This is an optimization exercise on Yosys and OpenROAD, whose aim is small area, a short achievable clock period and few clock cycles, not a production implementation. Only simulation tests tie the RTL to the original design; equivalence was not proved.

Fig. 1: the whole layout, all layers
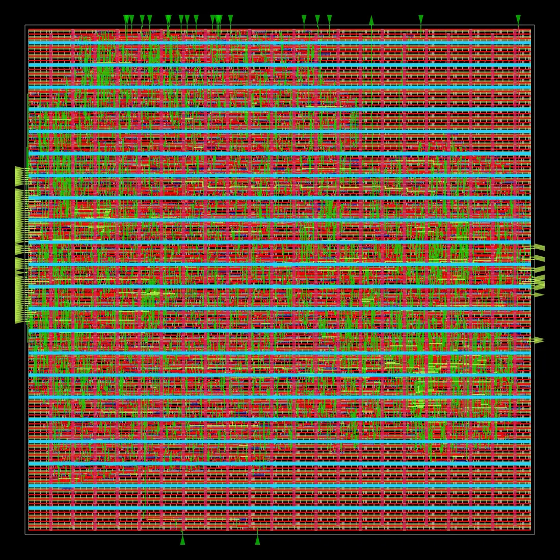
Fig. 2: wiring by layer
Only two layers are drawn.
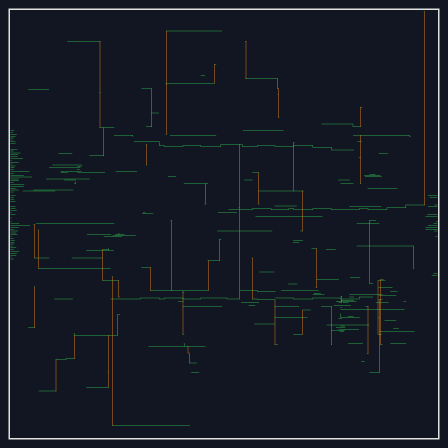
Fig. 3: CTS result over the die
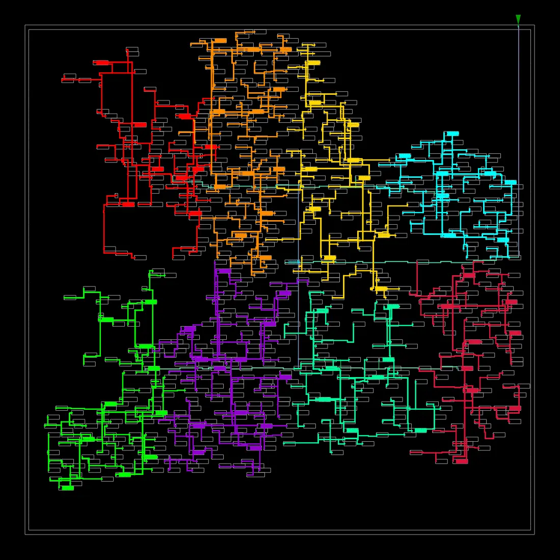
Fig. 4: sequential cells grouped by signal name
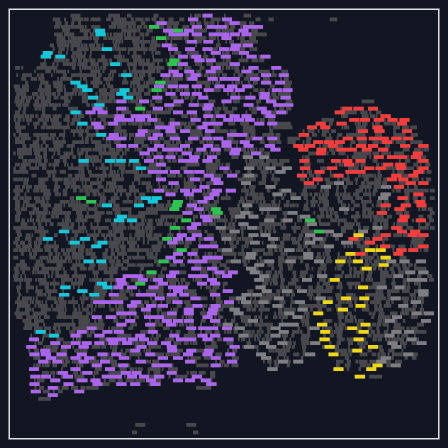
`flow/design.v`:
```
`timescale  1ns/1ps
module mac_manual #(
    parameter DATA_WIDTH = 16
)(
    input clk, ce, rst,
    input [DATA_WIDTH-1:0] a, b, 
    input [DATA_WIDTH-1:0] tmp,
    output reg [DATA_WIDTH-1:0] data_out
); 
    always @(posedge clk) begin
        if(rst) begin
            data_out <= 0;
        end
        else begin
            data_out <= (a * b) + tmp;
        end
    end
endmodule
`timescale 1ns/1ps
module shift_register #(
    parameter DATA_WIDTH = 16,
    parameter size = 3
)(
    input clk, ce, rst,
    input [DATA_WIDTH-1:0] data_in,
    output [DATA_WIDTH-1:0] data_out
);
    reg [DATA_WIDTH-1:0] tmp[size-1:0];
    generate
        genvar l;
        for (l = 0; l < size; l = l + 1) begin
            always @(posedge clk) begin
                if (rst) begin
                    tmp[l] <= 'd0;
                end
                else if (ce) begin
                    if (l == 'd0) begin
                        tmp[l] <= data_in;  
                    end
                    else begin
                        tmp[l] <= tmp[l-1];
                    end
                end
            end
        end
    assign data_out = tmp[size-1];
    endgenerate
endmodule
`timescale 1ns/1ps
module convolver #(
    parameter DATA_WIDTH = 8,
    parameter INPUT_SIZE = 28,
    parameter KERNEL_SIZE = 3,
    parameter STRIDE = 1
) (
    input clk, ce, global_rst, 
    input [DATA_WIDTH-1:0] myInput,
    input [(KERNEL_SIZE*KERNEL_SIZE)*DATA_WIDTH-1:0] weight,
    input [DATA_WIDTH-1:0] bias,
    output [DATA_WIDTH-1:0] conv_op,
    output reg valid_conv, end_conv
);
    wire [DATA_WIDTH-1:0] weight_tmp [KERNEL_SIZE*KERNEL_SIZE-1:0];
    wire [DATA_WIDTH-1:0] tmp [KERNEL_SIZE*KERNEL_SIZE+1:0];
    generate 
        genvar j;
        for (j = 0; j < KERNEL_SIZE*KERNEL_SIZE; j = j + 1) begin
            assign weight_tmp[j][DATA_WIDTH-1:0] = weight[j*DATA_WIDTH +: DATA_WIDTH];
        end
    endgenerate
    assign tmp[0] = {DATA_WIDTH{1'b0}};
    generate 
        genvar i;
        for (i = 0; i < KERNEL_SIZE*KERNEL_SIZE; i = i + 1) begin: MAC
            if ((i + 1) % KERNEL_SIZE == 0) begin
                if (i == KERNEL_SIZE*KERNEL_SIZE-1) begin
                    mac_manual #(.DATA_WIDTH(DATA_WIDTH)) mac (
                        .clk(clk),
                        .ce(ce),
                        .rst(global_rst),
                        .a(myInput),
                        .b(weight_tmp[i]),
                        .tmp(tmp[i]),
                        .data_out(tmp[i+1])
                    );
                assign conv_op = tmp[i+1] + bias;
                end else begin
                    wire [DATA_WIDTH-1:0] tmp2;
                    mac_manual #(.DATA_WIDTH(DATA_WIDTH)) mac (
                        .clk(clk),
                        .ce(ce),
                        .rst(global_rst),
                        .a(myInput),
                        .b(weight_tmp[i]),
                        .tmp(tmp[i]),
                        .data_out(tmp2)
                    );
                    shift_register #(.DATA_WIDTH(DATA_WIDTH), .size(INPUT_SIZE-KERNEL_SIZE)) sr (
                        .clk(clk),
                        .ce(ce),
                        .rst(global_rst),
                        .data_in(tmp2),
                        .data_out(tmp[i+1])
                    );
                end
            end else begin
                mac_manual #(.DATA_WIDTH(DATA_WIDTH)) mac (
                    .clk(clk),
                    .ce(ce),
                    .rst(global_rst),
                    .a(myInput),
                    .b(weight_tmp[i]),
                    .tmp(tmp[i]),
                    .data_out(tmp[i+1])
                );
            end
        end
    endgenerate
    reg [$clog2(INPUT_SIZE):0] row_counter;
    reg [$clog2(INPUT_SIZE):0] col_counter;
    reg [$clog2(INPUT_SIZE*INPUT_SIZE):0] cycle_counter;
    always @(posedge clk) begin
        if (global_rst) begin
            row_counter <= 0;
            col_counter <= 0;
            cycle_counter <= 0;
        end else if (ce) begin
            if (col_counter + STRIDE >= INPUT_SIZE) begin
                col_counter <= 0;
                if (row_counter + STRIDE >= INPUT_SIZE) begin
                    row_counter <= 0;
                end else begin
                    row_counter <= row_counter + STRIDE;
                end
            end else begin
                col_counter <= col_counter + STRIDE;
            end
            cycle_counter <= cycle_counter + 1;
        end
    end
    always @(posedge clk) begin
        if (global_rst) begin
            valid_conv <= 0;
        end else if (ce) begin
            if ((row_counter >= KERNEL_SIZE-1 && row_counter < INPUT_SIZE && 
                 (row_counter - (KERNEL_SIZE-1)) % STRIDE == 0) &&
                (col_counter >= KERNEL_SIZE-1 && col_counter < INPUT_SIZE && 
                 (col_counter - (KERNEL_SIZE-1)) % STRIDE == 0)) begin
                valid_conv <= 1;
            end else begin
                valid_conv <= 0;
            end
        end
    end
    always @(posedge clk) begin
        if (global_rst) begin
            end_conv <= 0;
        end else if (ce && cycle_counter >= INPUT_SIZE*INPUT_SIZE) begin
            end_conv <= 1;
        end else begin
            end_conv <= 0;
        end
    end
endmodule
`timescale 1ns/1ps
module relu_activation #(
    parameter DATA_WIDTH = 16
)(
    input [DATA_WIDTH-1:0] data_in,
    output [DATA_WIDTH-1:0] data_out
);
    assign data_out = (data_in[DATA_WIDTH-1] == 1) ? 0 : data_in;
endmodule
`timescale 1ns / 1ps
module comparator2 #(
    parameter DATA_WIDTH = 16,
    parameter POOL_TYPE = 1
    )(
    input ce,
    input [DATA_WIDTH-1:0] in1,
    input [DATA_WIDTH-1:0] in2,
    output [DATA_WIDTH-1:0] comp_op
    ); 
    reg [DATA_WIDTH-1:0] temp;
    assign comp_op = ce ? temp : 'd0;
    always@(*)
    begin
        if(POOL_TYPE == 0)
        begin
            temp = in1 + in2;        
        end
        else begin
            temp = (in1 > in2) ? in1 : in2;
        end
    end
endmodule
`timescale 1ns / 1ps
module max_reg #(parameter DATA_WIDTH = 16) (
    input clk,
    input ce,
    input [DATA_WIDTH-1:0] data_in,
    input rst_m,
    input master_rst,
    output reg [DATA_WIDTH-1:0] reg_op
    );
    always@(posedge clk) 
    begin
    	if(master_rst)
    		reg_op <= 0;
    	else 
        begin
            if(ce) 
            begin
		   	  if(rst_m) begin
		    	 reg_op <=0;
		      end
		      else begin
		    	 reg_op <= data_in;
			 end
		    end
		end
	end
endmodule
`timescale 1ns / 1ps
module input_mux #(
    parameter DATA_WIDTH = 8
)(
    input [DATA_WIDTH-1:0] in1,
    input [DATA_WIDTH-1:0] in2,
    input [1:0] sel,
    output [DATA_WIDTH-1:0] op
    );
    assign op = (sel == 2'b01) ? in1 : ((sel == 2'b00) ? in2: 0);
endmodule
`timescale 1ns / 1ps
module control_logic2 #(
    parameter INPUT_SIZE = 9'h004,    
    parameter POOL_SIZE = 9'h002     
)(
    input clk,             
    input master_rst,       
    input ce,            
    output reg [1:0] sel, 
    output reg rst_m,     
    output reg op_en,      
    output reg load_sr,    
    output reg global_rst,  
    output reg end_op       
);
    integer row_count;
    integer col_count;
    integer count;
    integer nbgh_row_count;
    always @(posedge clk) begin
        if (master_rst) begin
            sel <= 2'b00;
            load_sr <= 0;
            rst_m <= 0;
            op_en <= 0;
            global_rst <= 1;
            end_op <= 0;
        end else begin
            if (((col_count + 1) % POOL_SIZE != 0) && (row_count == POOL_SIZE - 1) && 
                (col_count == POOL_SIZE * count + (POOL_SIZE - 2)) && ce) begin
                op_en <= 1;
            end else begin
                op_en <= 0;
            end
            if (ce) begin
                if ((nbgh_row_count == INPUT_SIZE / POOL_SIZE) && (count == INPUT_SIZE / POOL_SIZE - 1) &&
                    ((col_count + 1) % POOL_SIZE != 0) && (row_count == POOL_SIZE - 1) &&
                    (col_count == POOL_SIZE * count + (POOL_SIZE - 2))) begin
                    end_op <= 1;
                end
                if (((col_count + 1) % POOL_SIZE != 0) && (col_count == INPUT_SIZE - 2) && 
                    (row_count == POOL_SIZE - 1)) begin
                    global_rst <= 1;
                end else begin
                    global_rst <= 0;
                end
                if ((((col_count + 1) % POOL_SIZE == 0) && (count != INPUT_SIZE / POOL_SIZE - 1) && 
                    (row_count != POOL_SIZE - 1)) || ((col_count == INPUT_SIZE - 1) && 
                    (row_count == POOL_SIZE - 1))) begin
                    rst_m <= 1;
                end else begin
                    rst_m <= 0;
                end
                if (((col_count + 1) % POOL_SIZE != 0) && (col_count == INPUT_SIZE - 2) && 
                    (row_count == POOL_SIZE - 1)) begin
                    sel <= 2'b10;
                end else if ((((col_count) % POOL_SIZE == 0) && (count == INPUT_SIZE / POOL_SIZE - 1) && 
                            (row_count != POOL_SIZE - 1)) || 
                           (((col_count) % POOL_SIZE == 0) && (count != INPUT_SIZE / POOL_SIZE - 1) && 
                            (row_count == POOL_SIZE - 1))) begin
                    sel <= 2'b01;
                end else begin
                    sel <= 2'b00;
                end
                if ((((col_count + 1) % POOL_SIZE == 0) && (count == INPUT_SIZE / POOL_SIZE - 1)) || 
                    (((col_count + 1) % POOL_SIZE == 0) && (count != INPUT_SIZE / POOL_SIZE - 1))) begin
                    load_sr <= 1;
                end else begin
                    load_sr <= 0;
                end
            end
        end
    end
    always @(posedge clk) begin
        if (master_rst) begin
            row_count <= 0;
            col_count <= 32'hffffffff;
            count <= 32'hffffffff;
            nbgh_row_count <= 0;
        end else if (ce) begin
            if (global_rst) begin
                row_count <= 0;
                col_count <= 0;
                count <= 0;
                nbgh_row_count <= nbgh_row_count + 1;
            end else begin
                if (((col_count + 1) % POOL_SIZE == 0) && (count == INPUT_SIZE / POOL_SIZE - 1) && 
                    (row_count != POOL_SIZE - 1)) begin
                    col_count <= 0;
                    row_count <= row_count + 1;
                    count <= 0;
                end else begin
                    col_count <= col_count + 1;
                    if (((col_count + 1) % POOL_SIZE == 0) && (count != INPUT_SIZE / POOL_SIZE - 1)) begin
                        count <= count + 1;
                    end
                end
            end
        end
    end
endmodule
`timescale 1ns / 1ps
module pooler #(
    parameter INPUT_SIZE = 9'h004,               
    parameter POOL_SIZE = 9'h002,                
    parameter DATA_WIDTH = 16,                   
    parameter POOL_TYPE = 1                      
)(
    input clk,                                   
    input ce,                                    
    input master_rst,                            
    input [DATA_WIDTH-1:0] data_in,             
    output [DATA_WIDTH-1:0] data_out,           
    output valid_op,                             
    output end_op                                
);
    wire rst_m;                               
    wire load_sr;                              
    wire global_rst;                            
    wire [1:0] sel;                            
    wire [DATA_WIDTH-1:0] comp_op;              
    wire [DATA_WIDTH-1:0] sr_op;                
    wire [DATA_WIDTH-1:0] max_reg_op;            
    wire [DATA_WIDTH-1:0] div_op;               
    wire [DATA_WIDTH-1:0] mux_out;             
    control_logic2 #(.INPUT_SIZE(INPUT_SIZE), .POOL_SIZE(POOL_SIZE)) control_logic_inst (
        .clk(clk),
        .master_rst(master_rst),
        .ce(ce),
        .sel(sel),
        .rst_m(rst_m),
        .op_en(valid_op),
        .load_sr(load_sr),
        .global_rst(global_rst),
        .end_op(end_op)
    );
    comparator2 #(
        .DATA_WIDTH(DATA_WIDTH),
        .POOL_TYPE(POOL_TYPE)
    ) comparator_inst (
        .ce(ce),
        .in1(data_in),
        .in2(mux_out),
        .comp_op(comp_op)
    );
    max_reg #(
        .DATA_WIDTH(DATA_WIDTH)
    ) max_reg_inst (
        .clk(clk),
        .ce(ce),
        .data_in(comp_op),
        .rst_m(rst_m),
        .master_rst(master_rst),
        .reg_op(max_reg_op)
    );
    shift_register #(
        .DATA_WIDTH(DATA_WIDTH),
        .size(INPUT_SIZE / POOL_SIZE)
    ) shift_register_inst (
        .clk(clk),
        .ce(load_sr),
        .rst(global_rst && master_rst),
        .data_in(comp_op),
        .data_out(sr_op)
    );
    input_mux #(
        .DATA_WIDTH(DATA_WIDTH)
    ) mux_inst (
        .in1(sr_op),           
        .in2(max_reg_op),     
        .sel(sel),             
        .op(mux_out)      
    );
    assign div_op = max_reg_op / (POOL_SIZE * POOL_SIZE);
    assign data_out = POOL_TYPE ? max_reg_op : div_op;
endmodule
`timescale 1ns/1ps
module layer #(
    parameter DATA_WIDTH = 8,                  
    parameter INPUT_SIZE = 28,                  
    parameter KERNEL_SIZE = 3,                
    parameter POOL_SIZE = 2,                    
    parameter STRIDE = 1,                          
    parameter ACTIVATION_TYPE = 1'b1,        
    parameter POOL_TYPE = 1'b1                     
)(
    input clk, global_rst, ce,
    input [DATA_WIDTH-1:0] myInput,
    input [KERNEL_SIZE*KERNEL_SIZE*DATA_WIDTH-1:0] weight,
    input [DATA_WIDTH-1:0] bias,
    output [DATA_WIDTH-1:0] data_out,
    output valid_op, 
    output end_op
);
    wire[DATA_WIDTH-1:0] conv_op;
    wire [DATA_WIDTH-1:0] act_op;
    wire valid_conv, end_conv;
    wire valid_pooling;
    assign valid_pooling = valid_conv && (!end_conv);
    convolver #(
        .DATA_WIDTH(DATA_WIDTH), 
        .INPUT_SIZE(INPUT_SIZE), 
        .KERNEL_SIZE(KERNEL_SIZE), 
        .STRIDE(STRIDE)
    ) conv(
        .clk(clk),
        .ce(ce),
        .global_rst(global_rst),
        .myInput(myInput),
        .weight(weight),
        .bias(bias),
        .conv_op(conv_op),
        .valid_conv(valid_conv),
        .end_conv(end_conv)
    );
    relu_activation #(.DATA_WIDTH(DATA_WIDTH)) relu_act(
        .data_in(conv_op),
        .data_out(act_op)
    );
    pooler #(
        .INPUT_SIZE(INPUT_SIZE-KERNEL_SIZE+1),
        .POOL_SIZE(POOL_SIZE), 
        .DATA_WIDTH(DATA_WIDTH), 
        .POOL_TYPE(POOL_TYPE)
    ) max_pooling(
        .clk(clk),
        .ce(valid_pooling),
        .master_rst(global_rst),
        .data_in(act_op),
        .data_out(data_out),
        .valid_op(valid_op),
        .end_op(end_op)
    );
endmodule
```
`flow/run.sh`:
```
#!/bin/bash
# synth_recipe.tcl (not shown) runs the flow's synth.tcl, then flattens the netlist and writes it again
# the make line also repeats each setting of config.mk as NAME=value (left out here)
make -C /OpenROAD-flow-scripts/flow DESIGN_CONFIG=/design/flow/config.mk WORK_HOME=/design/flow/orfs CLKGATE_MAP_FILE= SYNTH_SCRIPT=/design/flow/synth_recipe.tcl finish
```
`flow/constraint.sdc`:
```
create_clock -name core_clock -period 5.0 [get_ports {clk}]
set_input_delay 1.0000 -clock core_clock [delete_from_list [all_inputs] [get_ports {clk}]]
set_output_delay 1.0000 -clock core_clock [all_outputs]
set_load 0.01 [all_outputs]
```
`flow/config.mk`:
```
export PLATFORM = sky130hd
export DESIGN_NAME = layer
export DESIGN_NICKNAME = layer
export VERILOG_FILES = /design/flow/design.v
export SDC_FILE = /design/flow/constraint.sdc
export NUM_CORES = 4
export LEC_CHECK = 0
export CAP_MARGIN = 20
export CORE_MARGIN = 2
export CORE_UTILIZATION = 40
export SLEW_MARGIN = 20
```
==> results_dict.tcl <==
set metrics [dict create \
    reg2regPathDepth 14 \
    net-switching-power_mw 4.83 \
    drt_iter0_markers 1659 \
    yosysTopAreaCell "dfxtp_1" \
    setup_tns_ns 0 \
    hold_buffers 0 \
    setup.worst_path.start "myInput[4]" \
    synth_warnings 9 \
    critical_path_required_ns 5.48 \
    syn-cell-area_sq_mm 0.0382 \
    cts_setup_buffers 0 \
    layout.cells.non_filler 5452 \
    async_flop_share_pct 0 \
    r2r_end "max_pooling.max_reg_inst.reg_op[4]$_SDFFE_PP0P_" \
    n_tap_cell 1265 \
    largest_cell_class "multi-input combinational cells" \
    outcome "no timing/DRC/antenna violations" \
    seqPwrFrac_pct 37.2 \
    syn_area_per_cell_sq_um 9.34 \
    comb_power_share_pct 26.2 \
    cp_slowest_stage_delay_ns 0.54 \
    ir_drop_v 0.000240 \
    cts_tree "built" \
    min_period_ns 4.38 \
    final-clk-cell-share_pct 6.37 \
    nNonClkInverters 334 \
    synthXorXnorAreaFrac_pct 6.54 \
    gp_congestion 0.835 \
    cp-start-kind "input pin" \
    pg_seq_mw 6.24 \
    min_path_type "reg2reg" \
    drc 0 \
    crit_path_end "conv.MAC[6].genblk1.mac.data_out[7]$_SDFF_PP0_" \
    area_growth_pct 14.0 \
    rr_startpoint "conv.MAC[8].genblk1.genblk1.mac.data_out[0]$_SDFF_PP0_" \
    layout_commonest_cell "dfxtp_1" \
    slew_violations 0 \
    cts-resized-gates 0 \
    rsz0062_at_grt "no" \
    num-fill-cells 9253 \
    ys_top_cells_by_count "744 x dfxtp_1, 634 x nor2_1, 508 x mux2i_1" \
    hp-start "conv.MAC[2].genblk1.genblk1.mac.data_out[2]$_SDFF_PP0_" \
    multi_input_area_sq_mm 0.0212 \
    yosys.area_share.simple_pct 16.5 \
    n_antenna_cell 1 \
    portBuffers 100 \
    antenna_left 0 \
    initial_core_util_pct 40.3 \
    nNonClkBuffers 185 \
    intPower_mw 12.0 \
]
Testbench counts, summed over its fixed seeds: cycles 37,680.
-- Fig. 1 (at the start) --
Die Y: 313 um
num rows: 113
Ports: 101
post-route cell area: 0.0435 sq mm
fin util: 45.9%

-- Fig. 2 (at the start) --
layer	color	wire length
met4	orange	1530 um
met3	green	2840 um

-- Fig. 3 (at the start) --
H-tree Lvls: 3
Num CTS Buffers: 80

-- Fig. 4 (at the start) --
netlist name	color	sequential cells
`conv.MAC.genblk1.genblk1.sr.tmp`	purple	400
`conv.MAC.genblk1.genblk1.mac.data_out`	green	24
`max_pooling.control_logic_inst.count`	yellow	32
`max_pooling.shift_register_inst.tmp`	red	104
`conv.MAC.genblk1.mac.data_out`	cyan	48
not colored	136

==> flip-flops by register name, summed over array words and instances, names as in the netlist, 8 cells and up <==
register,cells
max_pooling.control_logic_inst.count,32
max_pooling.control_logic_inst.row_count,32
max_pooling.shift_register_inst.tmp,104
max_pooling.control_logic_inst.nbgh_row_count,32
conv.MAC.genblk1.genblk1.sr.tmp,400
conv.MAC.genblk1.mac.data_out,48
max_pooling.max_reg_inst.reg_op,8
conv.MAC.genblk1.genblk1.mac.data_out,24
conv.cycle_counter,11
max_pooling.control_logic_inst.col_count,32
==> critical path: cells and delay by family <==
kind / cells / cell delay [ns]
XOR/XNOR: 2 / 0.29
AND/OR/NAND/NOR: 2 / 0.13
buffers and inverters: 6 / 0.99
AO/OA/AOI/OAI: 2 / 0.34
adder cells (fa/ha/maj): 5 / 2.09
==> metal layers <==
| metal | vias to the layer above | GRT usage (%) | wire (um) | part of all wire, % |
|---|---|---|---|---|
| met1 | 12400 | 22.0 | 37600 | 50 |
| met2 | 377 | 24.3 | 32700 | 44 |
| met3 | 105 | 2.51 | 2840 | 3.8 |
| met5 | - | 0 | 0 | 0 |
| met4 | 0 | 3.78 | 1530 | 2.0 |
| li1 | 13500 | - | - | - |

## static timing again, ports no longer ideal
How much do the figures lean on ideal ports? The routed layout below was timed once more, with nothing changed but the port constraints.
Step 1 (the two cells are an assumption about what drives the block):
set clk [get_ports {clk}]
set_driving_cell -lib_cell sky130_fd_sc_hd__clkbuf_16 $clk
set_driving_cell -lib_cell sky130_fd_sc_hd__buf_2 [delete_from_list [all_inputs] $clk]
Step 2, shift: input delay + t, output delay - t, t = (earliest + latest rising clock arrival at the registers) / 2. This alone moves slack from input paths to output paths.
a / b / c = ideal ports / drivers / drivers and shift; a / b = the first two.
t (ns): 0.693
setup WS [ns]: 0.617 / 0.664 / -0.029
worst setup path at the end: input to register
slew at the worst register clock pin (ns): 0.06 / 0.06
cell pins on the clock port's net: 1
With both steps, setup timing fails in this run, where it was met with ideal ports. For this run, drivers alone change the setup slack by +0.047 ns; drivers and shift together by -0.646 ns.
